This is an optimization exercise on Yosys and OpenROAD, whose aim is small area and a short achievable clock period, not a production implementation. Where RTL was checked, it was by simulation tests only, not by an equivalence proof against the original. Some runs may be left out. An edit can pass the tests and still lose a function that they never use. The RTL of run 2 was laid out without a check of its function.

==> run_1/chip.png <==
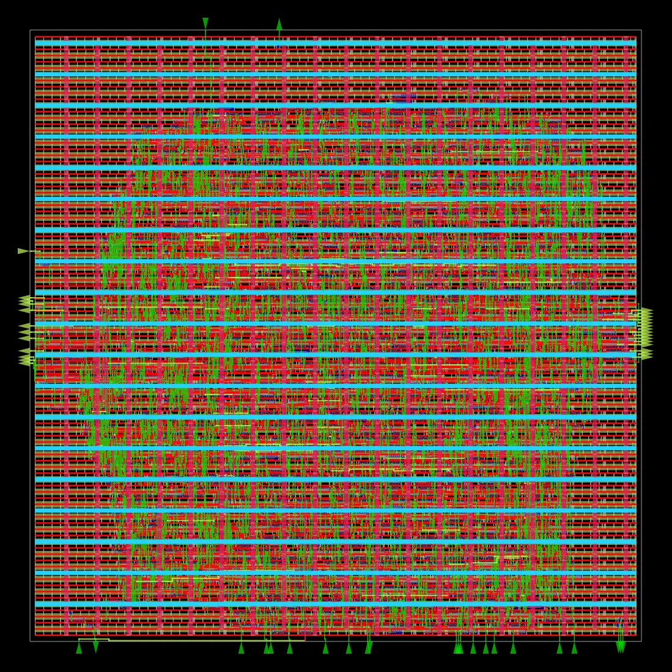
==> run_1/clock_wires.png <==
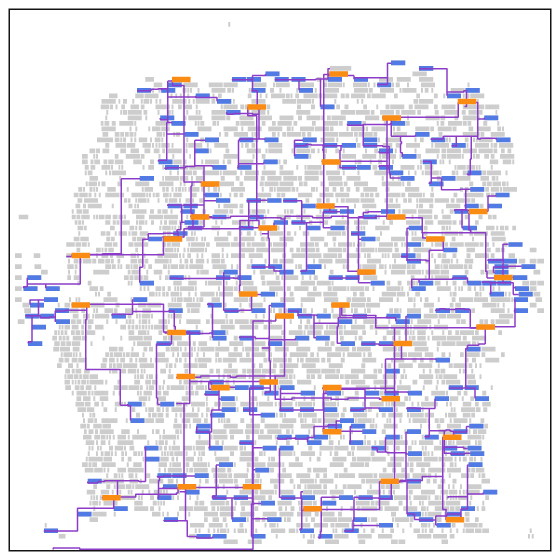
==> run_1/class_map.png <==
The bar under the picture is 100 um long. Fill, decap, tap and diode cells in gray.
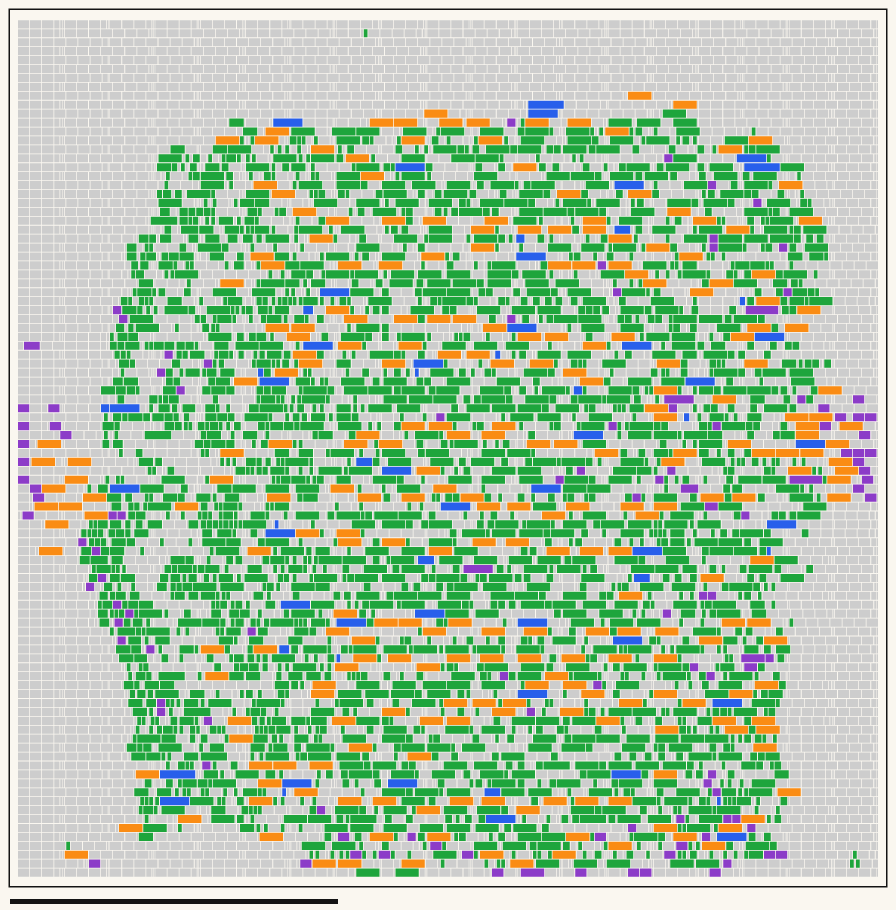
### design/flow/design.v
`timescale 1ns / 1ps
module FIR_Filter_16tap #(parameter N = 16)(
    input clk, reset, enable,
    input [N-1:0] data_in,
    output reg [31:0] data_out   
);
  wire [15:0] b0  = 16'h0003; 
  wire [15:0] b1  = 16'h0007; 
  wire [15:0] b2  = 16'h000C; 
  wire [15:0] b3  = 16'h0012;
  wire [15:0] b4  = 16'h0019;
  wire [15:0] b5  = 16'h0020;
  wire [15:0] b6  = 16'h0026;
  wire [15:0] b7  = 16'h002A;
  wire [15:0] b8  = 16'h002A;
  wire [15:0] b9  = 16'h0026;
  wire [15:0] b10 = 16'h0020;
  wire [15:0] b11 = 16'h0019;
  wire [15:0] b12 = 16'h0012;
  wire [15:0] b13 = 16'h000C;
  wire [15:0] b14 = 16'h0007;
  wire [15:0] b15 = 16'h0003;
  wire [N-1:0] x1, x2, x3, x4, x5, x6, x7, x8, x9, x10, x11, x12, x13, x14, x15;
    DFF DFF0  (.clk(clk), .reset(reset), .enable(enable), .data_in(data_in), .data_delayed(x1));    
    DFF DFF1  (.clk(clk), .reset(reset), .enable(enable), .data_in(x1),     .data_delayed(x2));    
    DFF DFF2  (.clk(clk), .reset(reset), .enable(enable), .data_in(x2),     .data_delayed(x3));    
    DFF DFF3  (.clk(clk), .reset(reset), .enable(enable), .data_in(x3),     .data_delayed(x4));    
    DFF DFF4  (.clk(clk), .reset(reset), .enable(enable), .data_in(x4),     .data_delayed(x5));    
    DFF DFF5  (.clk(clk), .reset(reset), .enable(enable), .data_in(x5),     .data_delayed(x6));    
    DFF DFF6  (.clk(clk), .reset(reset), .enable(enable), .data_in(x6),     .data_delayed(x7));    
    DFF DFF7  (.clk(clk), .reset(reset), .enable(enable), .data_in(x7),     .data_delayed(x8));    
    DFF DFF8  (.clk(clk), .reset(reset), .enable(enable), .data_in(x8),     .data_delayed(x9));    
    DFF DFF9  (.clk(clk), .reset(reset), .enable(enable), .data_in(x9),     .data_delayed(x10));   
    DFF DFF10 (.clk(clk), .reset(reset), .enable(enable), .data_in(x10),    .data_delayed(x11));   
    DFF DFF11 (.clk(clk), .reset(reset), .enable(enable), .data_in(x11),    .data_delayed(x12));   
    DFF DFF12 (.clk(clk), .reset(reset), .enable(enable), .data_in(x12),    .data_delayed(x13));   
    DFF DFF13 (.clk(clk), .reset(reset), .enable(enable), .data_in(x13),    .data_delayed(x14));   
    DFF DFF14 (.clk(clk), .reset(reset), .enable(enable), .data_in(x14),    .data_delayed(x15));   
  wire [31:0] Mul0, Mul1, Mul2, Mul3, Mul4, Mul5, Mul6,
              Mul7, Mul8, Mul9, Mul10, Mul11, Mul12, Mul13, Mul14, Mul15;
  hyd_mul16_4chain m0(
    .A(data_in),
    .B(b0),
    .en(enable),
    .Product(Mul0)
  );
  hyd_mul16_4chain m1(
    .A(x1),
    .B(b1),
    .en(enable),
    .Product(Mul1)
  );
  hyd_mul16_4chain m2(
    .A(x2),
    .B(b2),
    .en(enable),
    .Product(Mul2)
  );
  hyd_mul16_4chain m3(
    .A(x3),
    .B(b3),
    .en(enable),
    .Product(Mul3)
  );
  hyd_mul16_4chain m4(
    .A(x4),
    .B(b4),
    .en(enable),
    .Product(Mul4)
  );
  hyd_mul16_4chain m5(
    .A(x5),
    .B(b5),
    .en(enable),
    .Product(Mul5)
  );
  hyd_mul16_4chain m6(
    .A(x6),
    .B(b6),
    .en(enable),
    .Product(Mul6)
  );
  hyd_mul16_4chain m7(
    .A(x7),
    .B(b7),
    .en(enable),
    .Product(Mul7)
  );
  hyd_mul16_4chain m8(
    .A(x8),
    .B(b8),
    .en(enable),
    .Product(Mul8)
  );
  hyd_mul16_4chain m9(
    .A(x9),
    .B(b9),
    .en(enable),
    .Product(Mul9)
  );
  hyd_mul16_4chain m10(
    .A(x10),
    .B(b10),
    .en(enable),
    .Product(Mul10)
  );
  hyd_mul16_4chain m11(
    .A(x11),
    .B(b11),
    .en(enable),
    .Product(Mul11)
  );
  hyd_mul16_4chain m12(
    .A(x12),
    .B(b12),
    .en(enable),
    .Product(Mul12)
  );
  hyd_mul16_4chain m13(
    .A(x13),
    .B(b13),
    .en(enable),
    .Product(Mul13)
  );
  hyd_mul16_4chain m14(
    .A(x14),
    .B(b14),
    .en(enable),
    .Product(Mul14)
  );
  hyd_mul16_4chain m15(
    .A(x15),
    .B(b15),
    .en(enable),
    .Product(Mul15)
  );
  wire [31:0] chain1_0, chain1_1, chain1_final;
  wire [2:0]  chain1_cout;
  hyd_adr32 chain1_adder0 (
      .A(Mul0),
      .B(Mul1),
      .Cin(1'b0),
      .enable(enable),
      .Sum(chain1_0),
      .Cout(chain1_cout[0])
  );
  hyd_adr32 chain1_adder1 (
      .A(chain1_0),
      .B(Mul2),
      .Cin(chain1_cout[0]),
      .enable(enable),
      .Sum(chain1_1),
      .Cout(chain1_cout[1])
  );
  hyd_adr32 chain1_adder2 (
      .A(chain1_1),
      .B(Mul3),
      .Cin(chain1_cout[1]),
      .enable(enable),
      .Sum(chain1_final),
      .Cout(chain1_cout[2])
  );
  wire [31:0] chain2_0, chain2_1, chain2_final;
  wire [2:0]  chain2_cout;
  hyd_adr32 chain2_adder0 (
      .A(Mul4),
      .B(Mul5),
      .Cin(1'b0),
      .enable(enable),
      .Sum(chain2_0),
      .Cout(chain2_cout[0])
  );
  hyd_adr32 chain2_adder1 (
      .A(chain2_0),
      .B(Mul6),
      .Cin(chain2_cout[0]),
      .enable(enable),
      .Sum(chain2_1),
      .Cout(chain2_cout[1])
  );
  hyd_adr32 chain2_adder2 (
      .A(chain2_1),
      .B(Mul7),
      .Cin(chain2_cout[1]),
      .enable(enable),
      .Sum(chain2_final),
      .Cout(chain2_cout[2])
  );
  wire [31:0] chain3_0, chain3_1, chain3_final;
  wire [2:0]  chain3_cout;
  hyd_adr32 chain3_adder0 (
      .A(Mul8),
      .B(Mul9),
      .Cin(1'b0),
      .enable(enable),
      .Sum(chain3_0),
      .Cout(chain3_cout[0])
  );
  hyd_adr32 chain3_adder1 (
      .A(chain3_0),
      .B(Mul10),
      .Cin(chain3_cout[0]),
      .enable(enable),
      .Sum(chain3_1),
      .Cout(chain3_cout[1])
  );
  hyd_adr32 chain3_adder2 (
      .A(chain3_1),
      .B(Mul11),
      .Cin(chain3_cout[1]),
      .enable(enable),
      .Sum(chain3_final),
      .Cout(chain3_cout[2])
  );
  wire [31:0] chain4_0, chain4_1, chain4_final;
  wire [2:0]  chain4_cout;
  hyd_adr32 chain4_adder0 (
      .A(Mul12),
      .B(Mul13),
      .Cin(1'b0),
      .enable(enable),
      .Sum(chain4_0),
      .Cout(chain4_cout[0])
  );
  hyd_adr32 chain4_adder1 (
      .A(chain4_0),
      .B(Mul14),
      .Cin(chain4_cout[0]),
      .enable(enable),
      .Sum(chain4_1),
      .Cout(chain4_cout[1])
  );
  hyd_adr32 chain4_adder2 (
      .A(chain4_1),
      .B(Mul15),
      .Cin(chain4_cout[1]),
      .enable(enable),
      .Sum(chain4_final),
      .Cout(chain4_cout[2])
  );
  wire [31:0] group1, group2;
  hyd_adr32 group_adder0 (
      .A(chain1_final),
      .B(chain2_final),
      .Cin(1'b0),
      .enable(enable),
      .Sum(group1),
      .Cout()   
  );
  hyd_adr32 group_adder1 (
      .A(chain3_final),
      .B(chain4_final),
      .Cin(1'b0),
      .enable(enable),
      .Sum(group2),
      .Cout()   
  );
  wire [31:0] final_sum;
  hyd_adr32 final_adder (
      .A(group1),
      .B(group2),
      .Cin(1'b0),
      .enable(enable),
      .Sum(final_sum),
      .Cout()   
  );
  always @(posedge clk) begin
      if (reset || !enable)
          data_out <= 32'd0;
      else
          data_out <= final_sum;
  end
endmodule
module DFF #(parameter N = 16)(    
    input clk, reset, enable,
    input [N-1:0] data_in,
    output [N-1:0] data_delayed
);
    reg [N-1:0] Q_reg;
    always @(posedge clk) begin
        if (reset || !enable)
            Q_reg <= {N{1'b0}};  
        else
            Q_reg <= data_in;
    end
    assign data_delayed = Q_reg;
endmodule
module hyd_mul16_4chain(
    input  [15:0] A,       
    input  [15:0] B,       
    input         en,      
    output [31:0] Product  
);
    reg [31:0] PP0, PP1, PP2, PP3, PP4, PP5, PP6, PP7;
    reg [31:0] PP8, PP9, PP10, PP11, PP12, PP13, PP14, PP15;
    always @(*) begin
        if (en) begin
            PP0  = {16'b0, (A & {16{B[0]}})}  << 0;
            PP1  = {16'b0, (A & {16{B[1]}})}  << 1;
            PP2  = {16'b0, (A & {16{B[2]}})}  << 2;
            PP3  = {16'b0, (A & {16{B[3]}})}  << 3;
            PP4  = {16'b0, (A & {16{B[4]}})}  << 4;
            PP5  = {16'b0, (A & {16{B[5]}})}  << 5;
            PP6  = {16'b0, (A & {16{B[6]}})}  << 6;
            PP7  = {16'b0, (A & {16{B[7]}})}  << 7;
            PP8  = {16'b0, (A & {16{B[8]}})}  << 8;
            PP9  = {16'b0, (A & {16{B[9]}})}  << 9;
            PP10 = {16'b0, (A & {16{B[10]}})} << 10;
            PP11 = {16'b0, (A & {16{B[11]}})} << 11;
            PP12 = {16'b0, (A & {16{B[12]}})} << 12;
            PP13 = {16'b0, (A & {16{B[13]}})} << 13;
            PP14 = {16'b0, (A & {16{B[14]}})} << 14;
            PP15 = {16'b0, (A & {16{B[15]}})} << 15;
        end else begin
            PP0  = 32'b0; PP1  = 32'b0; PP2  = 32'b0; PP3  = 32'b0;
            PP4  = 32'b0; PP5  = 32'b0; PP6  = 32'b0; PP7  = 32'b0;
            PP8  = 32'b0; PP9  = 32'b0; PP10 = 32'b0; PP11 = 32'b0;
            PP12 = 32'b0; PP13 = 32'b0; PP14 = 32'b0; PP15 = 32'b0;
        end
    end
    wire [31:0] chain1_0, chain1_1, chain1_final;
    wire [2:0]  chain1_cout;
    hyd_adr32 chain1_adder0 (
        .A(PP0),
        .B(PP1),
        .Cin(1'b0),
        .enable(en),
        .Sum(chain1_0),
        .Cout(chain1_cout[0])
    );
    hyd_adr32 chain1_adder1 (
        .A(chain1_0),
        .B(PP2),
        .Cin(chain1_cout[0]),
        .enable(en),
        .Sum(chain1_1),
        .Cout(chain1_cout[1])
    );
    hyd_adr32 chain1_adder2 (
        .A(chain1_1),
        .B(PP3),
        .Cin(chain1_cout[1]),
        .enable(en),
        .Sum(chain1_final),
        .Cout(chain1_cout[2])
    );
    wire [31:0] chain2_0, chain2_1, chain2_final;
    wire [2:0]  chain2_cout;
    hyd_adr32 chain2_adder0 (
        .A(PP4),
        .B(PP5),
        .Cin(1'b0),
        .enable(en),
        .Sum(chain2_0),
        .Cout(chain2_cout[0])
    );
    hyd_adr32 chain2_adder1 (
        .A(chain2_0),
        .B(PP6),
        .Cin(chain2_cout[0]),
        .enable(en),
        .Sum(chain2_1),
        .Cout(chain2_cout[1])
    );
    hyd_adr32 chain2_adder2 (
        .A(chain2_1),
        .B(PP7),
        .Cin(chain2_cout[1]),
        .enable(en),
        .Sum(chain2_final),
        .Cout(chain2_cout[2])
    );
    wire [31:0] chain3_0, chain3_1, chain3_final;
    wire [2:0]  chain3_cout;
    hyd_adr32 chain3_adder0 (
        .A(PP8),
        .B(PP9),
        .Cin(1'b0),
        .enable(en),
        .Sum(chain3_0),
        .Cout(chain3_cout[0])
    );
    hyd_adr32 chain3_adder1 (
        .A(chain3_0),
        .B(PP10),
        .Cin(chain3_cout[0]),
        .enable(en),
        .Sum(chain3_1),
        .Cout(chain3_cout[1])
    );
    hyd_adr32 chain3_adder2 (
        .A(chain3_1),
        .B(PP11),
        .Cin(chain3_cout[1]),
        .enable(en),
        .Sum(chain3_final),
        .Cout(chain3_cout[2])
    );
    wire [31:0] chain4_0, chain4_1, chain4_final;
    wire [2:0]  chain4_cout;
    hyd_adr32 chain4_adder0 (
        .A(PP12),
        .B(PP13),
        .Cin(1'b0),
        .enable(en),
        .Sum(chain4_0),
        .Cout(chain4_cout[0])
    );
    hyd_adr32 chain4_adder1 (
        .A(chain4_0),
        .B(PP14),
        .Cin(chain4_cout[0]),
        .enable(en),
        .Sum(chain4_1),
        .Cout(chain4_cout[1])
    );
    hyd_adr32 chain4_adder2 (
        .A(chain4_1),
        .B(PP15),
        .Cin(chain4_cout[1]),
        .enable(en),
        .Sum(chain4_final),
        .Cout(chain4_cout[2])
    );
    wire [31:0] group1, group2;
    hyd_adr32 group_adder0 (
        .A(chain1_final),
        .B(chain2_final),
        .Cin(1'b0),
        .enable(en),
        .Sum(group1),
        .Cout()
    );
    hyd_adr32 group_adder1 (
        .A(chain3_final),
        .B(chain4_final),
        .Cin(1'b0),
        .enable(en),
        .Sum(group2),
        .Cout()
    );
    wire [31:0] final_sum;
    hyd_adr32 final_adder (
        .A(group1),
        .B(group2),
        .Cin(1'b0),
        .enable(en),
        .Sum(final_sum),
        .Cout()
    );
    assign Product = (en ? final_sum : 32'b0);
endmodule
module hyd_adr32 (
    input  [31:0] A,          
    input  [31:0] B,          
    input         Cin,        
    input         enable,     
    output [31:0] Sum,        
    output        Cout        
);
    wire [15:0] A_low, A_high;
    wire [15:0] B_low, B_high;
    assign A_low  = A[15:0];
    assign A_high = A[31:16];
    assign B_low  = B[15:0];
    assign B_high = B[31:16];
    wire [15:0] Sum_low, Sum_high;
    wire        Cout_low, Cout_high;
     ling_adder16_en lower_adder (
        .A(A_low),
        .B(B_low),
        .Cin(Cin),
        .enable(enable),
        .Sum(Sum_low),
        .CarryOut(Cout_low)
    );
    sparse_kogge_stone_adder_16_en upper_adder (
        .a(A_high),
        .b(B_high),
        .cin(Cout_low),
        .enable(enable),
        .sum(Sum_high),
        .cout(Cout_high)
    );
    wire [31:0] combined_sum;
    wire        combined_cout;
    assign combined_sum  = {Sum_high, Sum_low};
    assign combined_cout = Cout_high;
    reg [31:0] out_Sum;
    reg        out_Cout;
    always @(*) begin
        if (enable) begin
            out_Sum  = combined_sum;
            out_Cout = combined_cout;
        end else begin
            out_Sum  = 32'd0;
            out_Cout = 1'b0;
        end
    end
    assign Sum  = out_Sum;
    assign Cout = out_Cout;
endmodule
module  ling_adder16_en (
    input  [15:0] A,        
    input  [15:0] B,        
    input         Cin,      
    input         enable,   
    output [15:0] Sum,      
    output        CarryOut  
);
    wire [15:0] P;   
    wire [15:0] G;   
    wire [15:0] H;   
    assign P = A ^ B;
    assign G = A & B;
    assign H[0]  = G[0]  | (P[0]  & Cin);
    assign H[1]  = G[1]  | (P[1]  & H[0]);
    assign H[2]  = G[2]  | (P[2]  & H[1]);
    assign H[3]  = G[3]  | (P[3]  & H[2]);
    assign H[4]  = G[4]  | (P[4]  & H[3]);
    assign H[5]  = G[5]  | (P[5]  & H[4]);
    assign H[6]  = G[6]  | (P[6]  & H[5]);
    assign H[7]  = G[7]  | (P[7]  & H[6]);
    assign H[8]  = G[8]  | (P[8]  & H[7]);
    assign H[9]  = G[9]  | (P[9]  & H[8]);
    assign H[10] = G[10] | (P[10] & H[9]);
    assign H[11] = G[11] | (P[11] & H[10]);
    assign H[12] = G[12] | (P[12] & H[11]);
    assign H[13] = G[13] | (P[13] & H[12]);
    assign H[14] = G[14] | (P[14] & H[13]);
    assign H[15] = G[15] | (P[15] & H[14]);
    wire [15:0] computed_sum;
    assign computed_sum[0]  = P[0]  ^ Cin;
    assign computed_sum[1]  = P[1]  ^ H[0];
    assign computed_sum[2]  = P[2]  ^ H[1];
    assign computed_sum[3]  = P[3]  ^ H[2];
    assign computed_sum[4]  = P[4]  ^ H[3];
    assign computed_sum[5]  = P[5]  ^ H[4];
    assign computed_sum[6]  = P[6]  ^ H[5];
    assign computed_sum[7]  = P[7]  ^ H[6];
    assign computed_sum[8]  = P[8]  ^ H[7];
    assign computed_sum[9]  = P[9]  ^ H[8];
    assign computed_sum[10] = P[10] ^ H[9];
    assign computed_sum[11] = P[11] ^ H[10];
    assign computed_sum[12] = P[12] ^ H[11];
    assign computed_sum[13] = P[13] ^ H[12];
    assign computed_sum[14] = P[14] ^ H[13];
    assign computed_sum[15] = P[15] ^ H[14];
    wire computed_carry;
    assign computed_carry = H[15];
    reg [15:0] out_sum;
    reg        out_carry;
    always @(*) begin
        if (enable) begin
            out_sum  = computed_sum;
            out_carry = computed_carry;
        end
        else begin
            out_sum  = 16'd0;
            out_carry = 1'b0;
        end
    end
    assign Sum      = out_sum;
    assign CarryOut = out_carry;
endmodule
module sparse_kogge_stone_adder_16_en (
    input  [15:0] a,
    input  [15:0] b,
    input         cin,
    input         enable,
    output [15:0] sum,
    output        cout
);
  wire [15:0] g0, p0;
  assign g0 = a & b;
  assign p0 = a ^ b;
  wire [15:0] g1, p1;
  assign g1[0] = g0[0] | (p0[0] & cin);
  assign p1[0] = p0[0];
  assign g1[1] = g0[1] | (p0[1] & g1[0]);
  assign p1[1] = p0[1] & p1[0];
  assign g1[2] = g0[2] | (p0[2] & g1[1]);
  assign p1[2] = p0[2] & p1[1];
  assign g1[3] = g0[3] | (p0[3] & g1[2]);
  assign p1[3] = p0[3] & p1[2];
  assign g1[4] = g0[4] | (p0[4] & g1[3]);
  assign p1[4] = p0[4] & p1[3];
  assign g1[5] = g0[5] | (p0[5] & g1[4]);
  assign p1[5] = p0[5] & p1[4];
  assign g1[6] = g0[6] | (p0[6] & g1[5]);
  assign p1[6] = p0[6] & p1[5];
  assign g1[7] = g0[7] | (p0[7] & g1[6]);
  assign p1[7] = p0[7] & p1[6];
  assign g1[8] = g0[8] | (p0[8] & g1[7]);
  assign p1[8] = p0[8] & p1[7];
  assign g1[9] = g0[9] | (p0[9] & g1[8]);
  assign p1[9] = p0[9] & p1[8];
  assign g1[10] = g0[10] | (p0[10] & g1[9]);
  assign p1[10] = p0[10] & p1[9];
  assign g1[11] = g0[11] | (p0[11] & g1[10]);
  assign p1[11] = p0[11] & p1[10];
  assign g1[12] = g0[12] | (p0[12] & g1[11]);
  assign p1[12] = p0[12] & p1[11];
  assign g1[13] = g0[13] | (p0[13] & g1[12]);
  assign p1[13] = p0[13] & p1[12];
  assign g1[14] = g0[14] | (p0[14] & g1[13]);
  assign p1[14] = p0[14] & p1[13];
  assign g1[15] = g0[15] | (p0[15] & g1[14]);
  assign p1[15] = p0[15] & p1[14];
  wire [15:0] g2, p2;
  assign g2[0]  = g1[0];  assign p2[0]  = p1[0];
  assign g2[1]  = g1[1];  assign p2[1]  = p1[1];
  assign g2[2]  = g1[2]  | (p1[2]  & g1[0]);
  assign p2[2]  = p1[2]  & p1[0];
  assign g2[3]  = g1[3]  | (p1[3]  & g1[1]);
  assign p2[3]  = p1[3]  & p1[1];
  assign g2[4]  = g1[4]  | (p1[4]  & g1[2]);
  assign p2[4]  = p1[4]  & p1[2];
  assign g2[5]  = g1[5]  | (p1[5]  & g1[3]);
  assign p2[5]  = p1[5]  & p1[3];
  assign g2[6]  = g1[6]  | (p1[6]  & g1[4]);
  assign p2[6]  = p1[6]  & p1[4];
  assign g2[7]  = g1[7]  | (p1[7]  & g1[5]);
  assign p2[7]  = p1[7]  & p1[5];
  assign g2[8]  = g1[8]  | (p1[8]  & g1[6]);
  assign p2[8]  = p1[8]  & p1[6];
  assign g2[9]  = g1[9]  | (p1[9]  & g1[7]);
  assign p2[9]  = p1[9]  & p1[7];
  assign g2[10] = g1[10] | (p1[10] & g1[8]);
  assign p2[10] = p1[10] & p1[8];
  assign g2[11] = g1[11] | (p1[11] & g1[9]);
  assign p2[11] = p1[11] & p1[9];
  assign g2[12] = g1[12] | (p1[12] & g1[10]);
  assign p2[12] = p1[12] & p1[10];
  assign g2[13] = g1[13] | (p1[13] & g1[11]);
  assign p2[13] = p1[13] & p1[11];
  assign g2[14] = g1[14] | (p1[14] & g1[12]);
  assign p2[14] = p1[14] & p1[12];
  assign g2[15] = g1[15] | (p1[15] & g1[13]);
  assign p2[15] = p1[15] & p1[13];
  wire [15:0] g3, p3;
  assign g3[0]  = g2[0];  assign p3[0]  = p2[0];
  assign g3[1]  = g2[1];  assign p3[1]  = p2[1];
  assign g3[2]  = g2[2];  assign p3[2]  = p2[2];
  assign g3[3]  = g2[3];  assign p3[3]  = p2[3];
  assign g3[4]  = g2[4]  | (p2[4]  & g2[0]);
  assign p3[4]  = p2[4]  & p2[0];
  assign g3[5]  = g2[5]  | (p2[5]  & g2[1]);
  assign p3[5]  = p2[5]  & p2[1];
  assign g3[6]  = g2[6]  | (p2[6]  & g2[2]);
  assign p3[6]  = p2[6]  & p2[2];
  assign g3[7]  = g2[7]  | (p2[7]  & g2[3]);
  assign p3[7]  = p2[7]  & p2[3];
  assign g3[8]  = g2[8]  | (p2[8]  & g2[4]);
  assign p3[8]  = p2[8]  & p2[4];
  assign g3[9]  = g2[9]  | (p2[9]  & g2[5]);
  assign p3[9]  = p2[9]  & p2[5];
  assign g3[10] = g2[10] | (p2[10] & g2[6]);
  assign p3[10] = p2[10] & p2[6];
  assign g3[11] = g2[11] | (p2[11] & g2[7]);
  assign p3[11] = p2[11] & p2[7];
  assign g3[12] = g2[12] | (p2[12] & g2[8]);
  assign p3[12] = p2[12] & p2[8];
  assign g3[13] = g2[13] | (p2[13] & g2[9]);
  assign p3[13] = p2[13] & p2[9];
  assign g3[14] = g2[14] | (p2[14] & g2[10]);
  assign p3[14] = p2[14] & p2[10];
  assign g3[15] = g2[15] | (p2[15] & g2[11]);
  assign p3[15] = p2[15] & p2[11];
  wire [15:0] g4, p4;
  assign g4[0]  = g3[0];  assign p4[0]  = p3[0];
  assign g4[1]  = g3[1];  assign p4[1]  = p3[1];
  assign g4[2]  = g3[2];  assign p4[2]  = p3[2];
  assign g4[3]  = g3[3];  assign p4[3]  = p3[3];
  assign g4[4]  = g3[4];  assign p4[4]  = p3[4];
  assign g4[5]  = g3[5];  assign p4[5]  = p3[5];
  assign g4[6]  = g3[6];  assign p4[6]  = p3[6];
  assign g4[7]  = g3[7];  assign p4[7]  = p3[7];
  assign g4[8]  = g3[8]  | (p3[8]  & g3[0]);
  assign p4[8]  = p3[8]  & p3[0];
  assign g4[9]  = g3[9]  | (p3[9]  & g3[1]);
  assign p4[9]  = p3[9]  & p3[1];
  assign g4[10] = g3[10] | (p3[10] & g3[2]);
  assign p4[10] = p3[10] & p3[2];
  assign g4[11] = g3[11] | (p3[11] & g3[3]);
  assign p4[11] = p3[11] & p3[3];
  assign g4[12] = g3[12] | (p3[12] & g3[4]);
  assign p4[12] = p3[12] & p3[4];
  assign g4[13] = g3[13] | (p3[13] & g3[5]);
  assign p4[13] = p3[13] & p3[5];
  assign g4[14] = g3[14] | (p3[14] & g3[6]);
  assign p4[14] = p3[14] & p3[6];
  assign g4[15] = g3[15] | (p3[15] & g3[7]);
  assign p4[15] = p3[15] & p3[7];
  wire [15:0] computed_sum;
  wire computed_out;
  wire computed_cout;
  assign computed_sum[0]  = p0[0] ^ cin;
  assign computed_sum[1]  = p0[1] ^ g4[0];
  assign computed_sum[2]  = p0[2] ^ g4[1];
  assign computed_sum[3]  = p0[3] ^ g4[2];
  assign computed_sum[4]  = p0[4] ^ g4[3];
  assign computed_sum[5]  = p0[5] ^ g4[4];
  assign computed_sum[6]  = p0[6] ^ g4[5];
  assign computed_sum[7]  = p0[7] ^ g4[6];
  assign computed_sum[8]  = p0[8] ^ g4[7];
  assign computed_sum[9]  = p0[9] ^ g4[8];
  assign computed_sum[10] = p0[10] ^ g4[9];
  assign computed_sum[11] = p0[11] ^ g4[10];
  assign computed_sum[12] = p0[12] ^ g4[11];
  assign computed_sum[13] = p0[13] ^ g4[12];
  assign computed_sum[14] = p0[14] ^ g4[13];
  assign computed_sum[15] = p0[15] ^ g4[14];
  assign computed_cout    = g4[15];
  reg [15:0] out_sum;
  reg        out_cout;
  always @(*) begin
    if (enable) begin
      out_sum  = computed_sum;
      out_cout = computed_cout;
    end
    else begin
      out_sum  = 16'd0;
      out_cout = 1'b0;
    end
  end
  assign sum  = out_sum;
  assign cout = out_cout;
endmodule
### design/flow/run.sh
#!/bin/bash
# synth_recipe.tcl (not shown) runs the flow's synth.tcl, then flattens the netlist and writes it again
# the make line also repeats each setting of config.mk as NAME=value (left out here)
make -C /OpenROAD-flow-scripts/flow DESIGN_CONFIG=/design/flow/config.mk WORK_HOME=/design/flow/orfs CLKGATE_MAP_FILE= SYNTH_SCRIPT=/design/flow/synth_recipe.tcl finish
### design/flow/config.mk
export PLATFORM = sky130hd
export DESIGN_NAME = FIR_Filter_16tap
export DESIGN_NICKNAME = FIR_Filter_16tap
export VERILOG_FILES = /design/flow/design.v
export SDC_FILE = /design/flow/constraint.sdc
export NUM_CORES = 4
export LEC_CHECK = 0
export CAP_MARGIN = 20
export CORE_MARGIN = 2
export CORE_UTILIZATION = 40
export SLEW_MARGIN = 20
### design/flow/constraint.sdc
create_clock -name core_clock -period 16.0 [get_ports {clk}]
set_input_delay 3.2000 -clock core_clock [delete_from_list [all_inputs] [get_ports {clk}]]
set_output_delay 3.2000 -clock core_clock [all_outputs]
set_load 0.01 [all_outputs]
==> results.yml, run 1 <==
setup_path:
  critical_path.most_common_cell: "fa_1"
  cp_data_required_time_ns: 16.39
  reg2reg_from: "DFF0.Q_reg[0]"
  setup.worst_path.start: "enable"
  timing.critical_path.slowest_stage_cell: "fa_1"
  crit_path_max_fanout: 4
  reg2regPathDepth: 46
  critical_path.reg2reg.endpoint: "data_out[24]"
  critPathKind: "input pin to register"
  cp.buffers_inverters: 5
  worst-r2r-setup-slack_ns: 2.97
  worstSetupEndpoint: "data_out[24]"
  start_kind: "input pin"
  cp_top_family: "adder cells"
  cp_data_arrival_time_ns: 15.83
  setup.worst_path.end_class: "register"
  timing.critical_path.depth: 47
  crit_path_max_incr_delay_ns: 0.49
min_path:
  min_to: "DFF10.Q_reg[8]"
  hp-start: "DFF9.Q_reg[8]"
  hold_path_class: "register to register"
  hold_path_depth: 2
cells_and_area:
  commonest_non_fill_non_tap_cell_in_the_layout: "fa_1"
  largest_register: "data_out"
  final_net_count: 3598
  area_growth_syn_to_layout_pct: 10.44
  largest_register_ffs: 27
  num_antenna_cells: 0
  filler_cell_count: 6609
  final_cell_mix: "fa_1, nand2b_1, nor2_1"
  final_layout_size_suffix_gt1_frac: 0.05434
clock_tree:
  cts_buffers: 37
  cts_tree: "yes"
  ctsHtreeMaxLevel: 2
  cts_sinks: 267
  cts_buffer_depth: 3
  post_cts_hold_buffer_count: 0
  clkSlewWorstSetupHoldPaths_ns: 0.06
  clock_insertion_delay_worst_skew_ns: 0.56
  cts.root.buffer_cell: "clkbuf_16"
place:
  io_buffer_count: 45
  detailedPlace.worstSlack_ns: -0.2790
  gp_routability_congestion: 0.8610
  dp_hpwl_mm: 41.76
route:
  count_of_nets_left_with_antenna_violations_after_detail_routing: 0
  vias: 17660
  detail_route.wl_per_cell_um: 14.21
  route.detailed.vias_per_inst: 4.683
  drc: 0
  drt_first_pass_iters: 4
  drt_iter0_drc: 882
  route.final.wire_length_mm: 53.59
timing:
  fin_ws_ns: 0.5597
  slew-limit-headroom: 0.2448
  final_number_of_max_transition_violations: 0
  hold_violations: 0
  period_share: 0.9650
  slew_worst_pin_ns: 1.133
  period_minus_slack_ns: 15.44
  finalSetupViolations: 0
  achievable-frequency_mhz: 64.77
  fin_setup_tns_ns: 0
synth:
  yosysTopAreaCellShare: 0.3933
  post_synth.cell_area_avg_um2: 9.714
  ys_top_cells_by_area: "fa_1, dfxtp_1, nand2b_1"
  yosys_warnings: 6
  post_synthesis_cell_type_count: 63
  synthArstFlopShare: 0
  synthDominantAreaCellType: "fa_1"
  synthesis.instances: 2845
  yosysSeqAreaShare: 0.1934
  dominant_register_cell_in_the_synthesized_netlist: "dfxtp_1"
  synthesis.area_um2: 27640
  synth_edf_count: 0
  postSynthRegisterBits: 267
global_routing:
  grt_max_degree: 123
  grt_pass1_vias: 19850
  global_route.overflow_total: 0
  tot_gr_track_use: 0.1613
  wire_length_of_the_first_global_routing_pass_mm: 94.72
  antenna_found_initial: 0
run_status:
  outcome: "complete, no violations"
floorplanning:
  start_util: 0.4037
  design.die.area_um2: 71210
flow_run:
  cap_viol_max_count: 0
## Picture notes: chip.png
horizontal extent of the die: 266.9 um
top-level port count: 51
Die Y: 266.9 um
number of standard cells in the layout, taps in and fillers out: 3771
# rows: 96

## Picture notes: clock_wires.png
orange -> clock-net drivers  # count 37
blue -> flip-flops  # count 267
purple -> clock wires  # length 5010 um
routed clock nets = 38
worst clock skew: 0.01554 ns

## Picture notes: class_map.png
blue -> clock drivers and dummy loads  # cells 60, share of their area 4.0%
orange -> sequential cells  # cells 267, share of their area 18%
green -> remaining logic cells  # cells 2444, share of their area 74%
purple -> remaining buffers and delay cells  # cells 118, share of their area 3.8%
summed area of non-filler cells in the final layout: 30520 um^2
CORE AREA: 68470 um^2
Core Util, Final: 0.4458
Seq/total area: 0.1751

==> run 1: per-stage QoR <==
stage	hold slack, ns	cells	area, um^2
after global placement	0.4683	3708	29200
after detailed placement	0.4719	3708	29200
after CTS	0.4694	3768	30370
final	0.4646	3771	30520
after floorplan	0.4566	2851	27670
after global routing	0.4973	3771	30520
==> run 1: synthesized netlist by cell type (5+ instances only) <==
master and instances:
buf_1 8, nand2b_1 455, a21o_1 8, o21a_1 5, and2_1 91, nand3_1 19, dfxtp_1 267, nand2_1 321
nand4_1 5, a21oi_1 29, a41oi_1 10, clkbuf_1 96, xnor2_1 29, nor2b_1 35, buf_4 5, ha_1 168
inv_1 227, buf_2 31, fa_1 543, nor2_1 365, and3_1 5, nor3_1 7, xor2_1 20, o21ai_0 33
==> run 1: layout make-up <==
cell class,count,area [um^2],share of cell area
clock buffers,48,1017,0.03333
clock inverters,12,150.1,0.004919
inverters,227,854.6,0.02800
multi-input cells,2217,20940,0.6859
flip-flops and latches,267,5345,0.1751
well taps,882,1104,0.03616
repair buffers,118,1115,0.03653
==> run 1: layer usage <==
layer  track usage  up-vias  part of all wire
li1              -     8642                 -
met1        0.2149     8790              0.47
met2        0.2782      148              0.48
met3       0.02122       80             0.025
met4       0.03933        0             0.023
met5             0        -                 0
==> run 1: worst register-to-register path, delay by kind of cell (launching register included) <==
family	cells	cell delay, ns
xor+xnor	2	0.36
compound gates	5	0.92
buf+inv	4	0.25
fa+ha+maj	24	9.25
flops	1	0.33
simple gates	11	1.73
==> run 1: what timing repair did <==
action,CTS,global route
hold endpoints to repair,0,0
buffers inserted,0,0
setup endpoints to repair,0,5
resized for setup,0,27
==> run 1: logic make-up (layout without fill, tap and decap cells) <==
family | after synthesis | after routing | synth area share
AOI/OAI and AO/OA | 122 | 122 | 0.02934
xor gates and xnor gates | 51 | 51 | 0.01716
adders and majority gates | 711 | 711 | 0.4694
buffers and inverters | 367 | 405 | 0.05193
DFF | 267 | 267 | 0.1934
muxes | 2 | 2 | 0.0007244
other | 1 | 7 | 0.0001357
and+or+nand+nor | 1324 | 1324 | 0.2379
==> run_1/util_map.png <==
The bar under the picture is 100 um long. The die is cut into 27 by 27 equal tiles; dark blue is low, red is high, 0 to 100% covered.
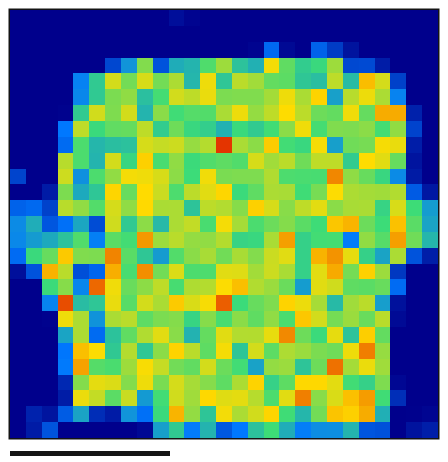

--- run 2: outline of the changes from run 1 ---
design/flow/design.v: 729 -> 1268 lines; modules unchanged: 0
  FIR_Filter_16tap: edited, 272 -> 1268 lines
  removed: DFF, hyd_mul16_4chain, hyd_adr32, ling_adder16_en, sparse_kogge_stone_adder_16_en
==> run_2/util_map.png <==
The bar under the picture is 50 um long. The die is cut into 21 by 21 equal tiles; dark blue is low, red is high, 0 to 100% covered.
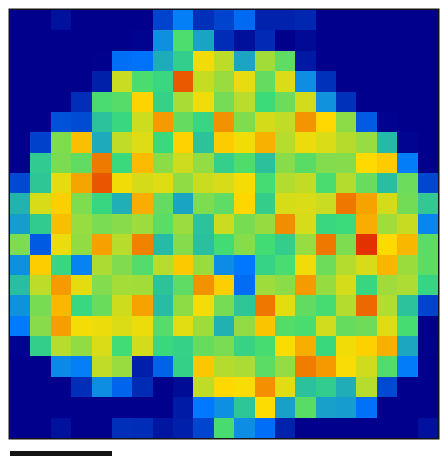
tiles over 75% full = 12%
nearly empty tiles = 22%
fullest tile = 94%
mean over tiles = 42%
emptiest ninth of the die = top right
CORE AREA: 41760 um^2
Core Util, Final: 0.4544
initial core utilization: 0.4028

==> run_2/class_map.png <==
The bar under the picture is 50 um long. Fill, decap, tap and diode cells in gray.
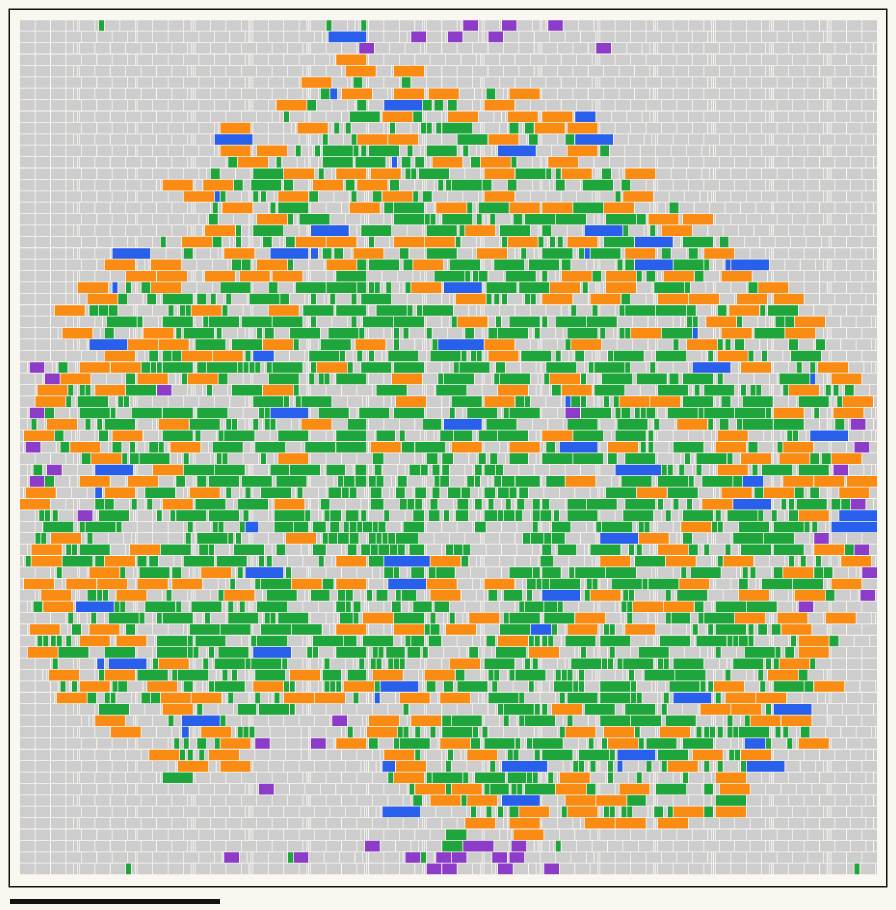
green -> remaining logic cells  # cells 1156, share of their area 56%
purple -> remaining buffers and delay cells  # cells 44, share of their area 2.5%
blue -> clock drivers and dummy loads  # cells 64, share of their area 6.7%
orange -> sequential cells  # cells 322, share of their area 35%
Seq/total area: 0.3397
# rows: 75
summed area of non-filler cells in the final layout: 18970 um^2

==> run_2/placed.png <==
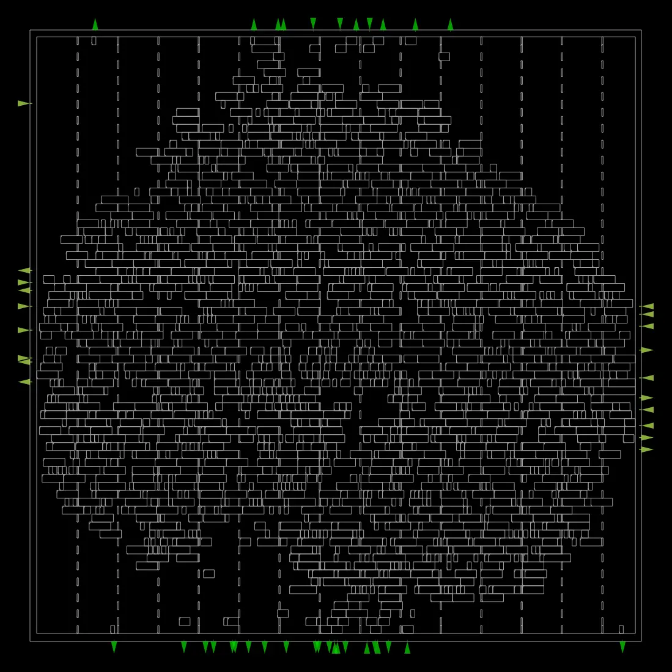
well-tap cell count: 539
number of filler instances in the final layout: 3822
number of standard cells in the layout, taps in and fillers out: 2125

==> results.yml, run 2 <==
timing:
  fin_skew_ns: 0.01836
  period_minus_slack_ns: 6.525
  hold_violations: 0
  finalSetupViolations: 0
  slew_worst_pin_ns: 1.116
  fin_worst_hold_slack_ns: 0.3780
global_routing:
  global_route.overflow_total: 0
  antenna_found_initial: 0
  tot_gr_track_use: 0.1472
  met1_usage: 0.1959
route:
  count_of_nets_left_with_antenna_violations_after_detail_routing: 0
  drc: 0
  route.detailed.vias_per_inst: 4.264
  route.final.wire_length_mm: 29.25
  detail_route.wl_per_cell_um: 13.76
synth:
  adder_cell_area_share_of_the_yosys_netlist: 0.3680
  postSynthRegisterBits: 322
  synth_top_family_by_area: "adder cells"
  post_synth.cell_area_avg_um2: 11.06
  synthArstFlopShare: 0
  post_synth_xor_xnor_area: 0.007289
  synthMostInstantiatedCell: "inv_1"
  yosysTopAreaCellShare: 0.3832
  top_post_synthesis_cells_by_count: "inv_1, dfxtp_1, fa_1"
  post_synth_mux_area_share: 0.002380
setup_path:
  reg2reg_from: "y1[12]"
  critPathKind: "register to register"
  start_kind: "register"
  critical_path.reg2reg.endpoint: "y1[24]"
  setup.worst_path.end_class: "register"
  crit_path_max_fanout: 6
  reg2regPathDepth: 17
clock_tree:
  post_cts_hold_buffer_count: 0
  cts_sinks: 322
  cts.root.buffer_cell: "clkbuf_16"
  cts_tree: "yes"
  post_cts.repair.setup_buffers: 0
  clkSlewWorstSetupHoldPaths_ns: 0.06
  clock_insertion_delay_worst_skew_ns: 0.53
min_path:
  hp-start: "x4[15]"
  hold_path_depth: 1
run_status:
  outcome: "complete, no violations"
floorplanning:
  design.die.area_um2: 43710
  die_height_um: 209.1
cells_and_area:
  commonest_non_fill_non_tap_cell_in_the_layout: "inv_1"
  final_cell_mix: "inv_1, dfxtp_1, fa_1"
place:
  detailedPlace.worstSlack_ns: 9.076
  io_buffer_count: 43
-- run 2: logic make-up after synthesis --
logic type,Yosys count
AO/OA/AOI/OAI,62
flip-flops,322
other,1
AND/OR/NAND/NOR,371
multiplexers,4
buffers and inverters,428
XOR/XNOR,14
adder cells (fa/ha/maj),319
-- run 2: worst max-delay path: stages (launching register included) --
cell and delay [ns]:
dfxtp_1 0.35, fa_1 0.46, fa_1 0.54, inv_1 0.05
fa_1 0.50, fa_1 0.47, fa_1 0.54, inv_1 0.05
fa_1 0.44, fa_1 0.50, fa_1 0.41, fa_1 0.43
ha_1 0.37, and3_1 0.19, and2_0 0.17, or4b_4 0.51
a211oi_2 0.26, mux2i_1 0.19
-- run 2: final cells by class --
class                   count  area, um^2  area share
inverters                 379        1423     0.07498
clock buffers              52        1032     0.05440
flip-flops and latches    322        6446      0.3397
repair buffers             44       450.4     0.02374
multi-input cells         777        8756      0.4615
well taps                 539       674.4     0.03554
clock inverters            12       192.7     0.01015
-- run 2: per-layer routing --
metal / vias up / part of all wire
met2: 71 / 0.49
met3: 42 / 0.034
li1: 4401 / -
met4: 0 / 0.022
met5: - / 0
met1: 4548 / 0.46
-- run 2: per-stage QoR --
stage               area [um^2]
floorplan                 16840
CTS                       18970
global route              18970
finish                    18970
global placement          17750
detailed placement        17750
-- run 2: worst max path at each step --
| stage | slack, ns | end | from | depth (start not counted) |
|---|---|---|---|---|
| 2_1_floorplan | 9.70 | y1[24] | y1[12] | 17 |
| 3_3_place_gp | 9.14 | y1[24] | data_in[2] | 15 |
| 3_5_place_dp | 9.08 | y1[24] | data_in[2] | 15 |
| 4_1_cts | 9.43 | y1[24] | y1[12] | 17 |
| 5_1_grt | 9.17 | y1[24] | x1[13] | 19 |
| 6_report | 9.47 | y1[24] | y1[12] | 17 |

==> port drivers added, routing unchanged <==
No port has a modelled driver above. Below, the same layouts with a new extraction and two added sets of constraints. Step 1: set_driving_cell puts a clkbuf_16 on clk and a buf_2 on each other input, an assumption about the parent block. Step 2 adds t to the input delays and takes it off the output delays; t is the mean of the earliest and latest rising clock arrival at the registers after step 1. Input paths then give back, and output paths get back, about the clock's delay inside the block. Slacks: no drivers / after step 1 / after step 2; pairs: no drivers / after step 1.
| run | shift t [ns] | slack for setup (ns) | hold WS [ns] | worst slew at a driven data input, ns | pins driven straight from the clock port |
|---|---|---|---|---|---|
| run 1 | 0.598 | 0.560 / 0.379 / -0.219 | 0.465 / 0.465 / 0.465 | 0.25 | 1 |
| run 2 | 0.575 | 9.475 / 9.475 / 9.073 | 0.378 / 0.378 / 0.378 | 0.09 | 1 |
Met with ideal ports but missed after step 2: setup timing in run 1. The setup slack of run 1, which loses most, moves by -0.181 ns with the drivers and by -0.779 ns with both steps.
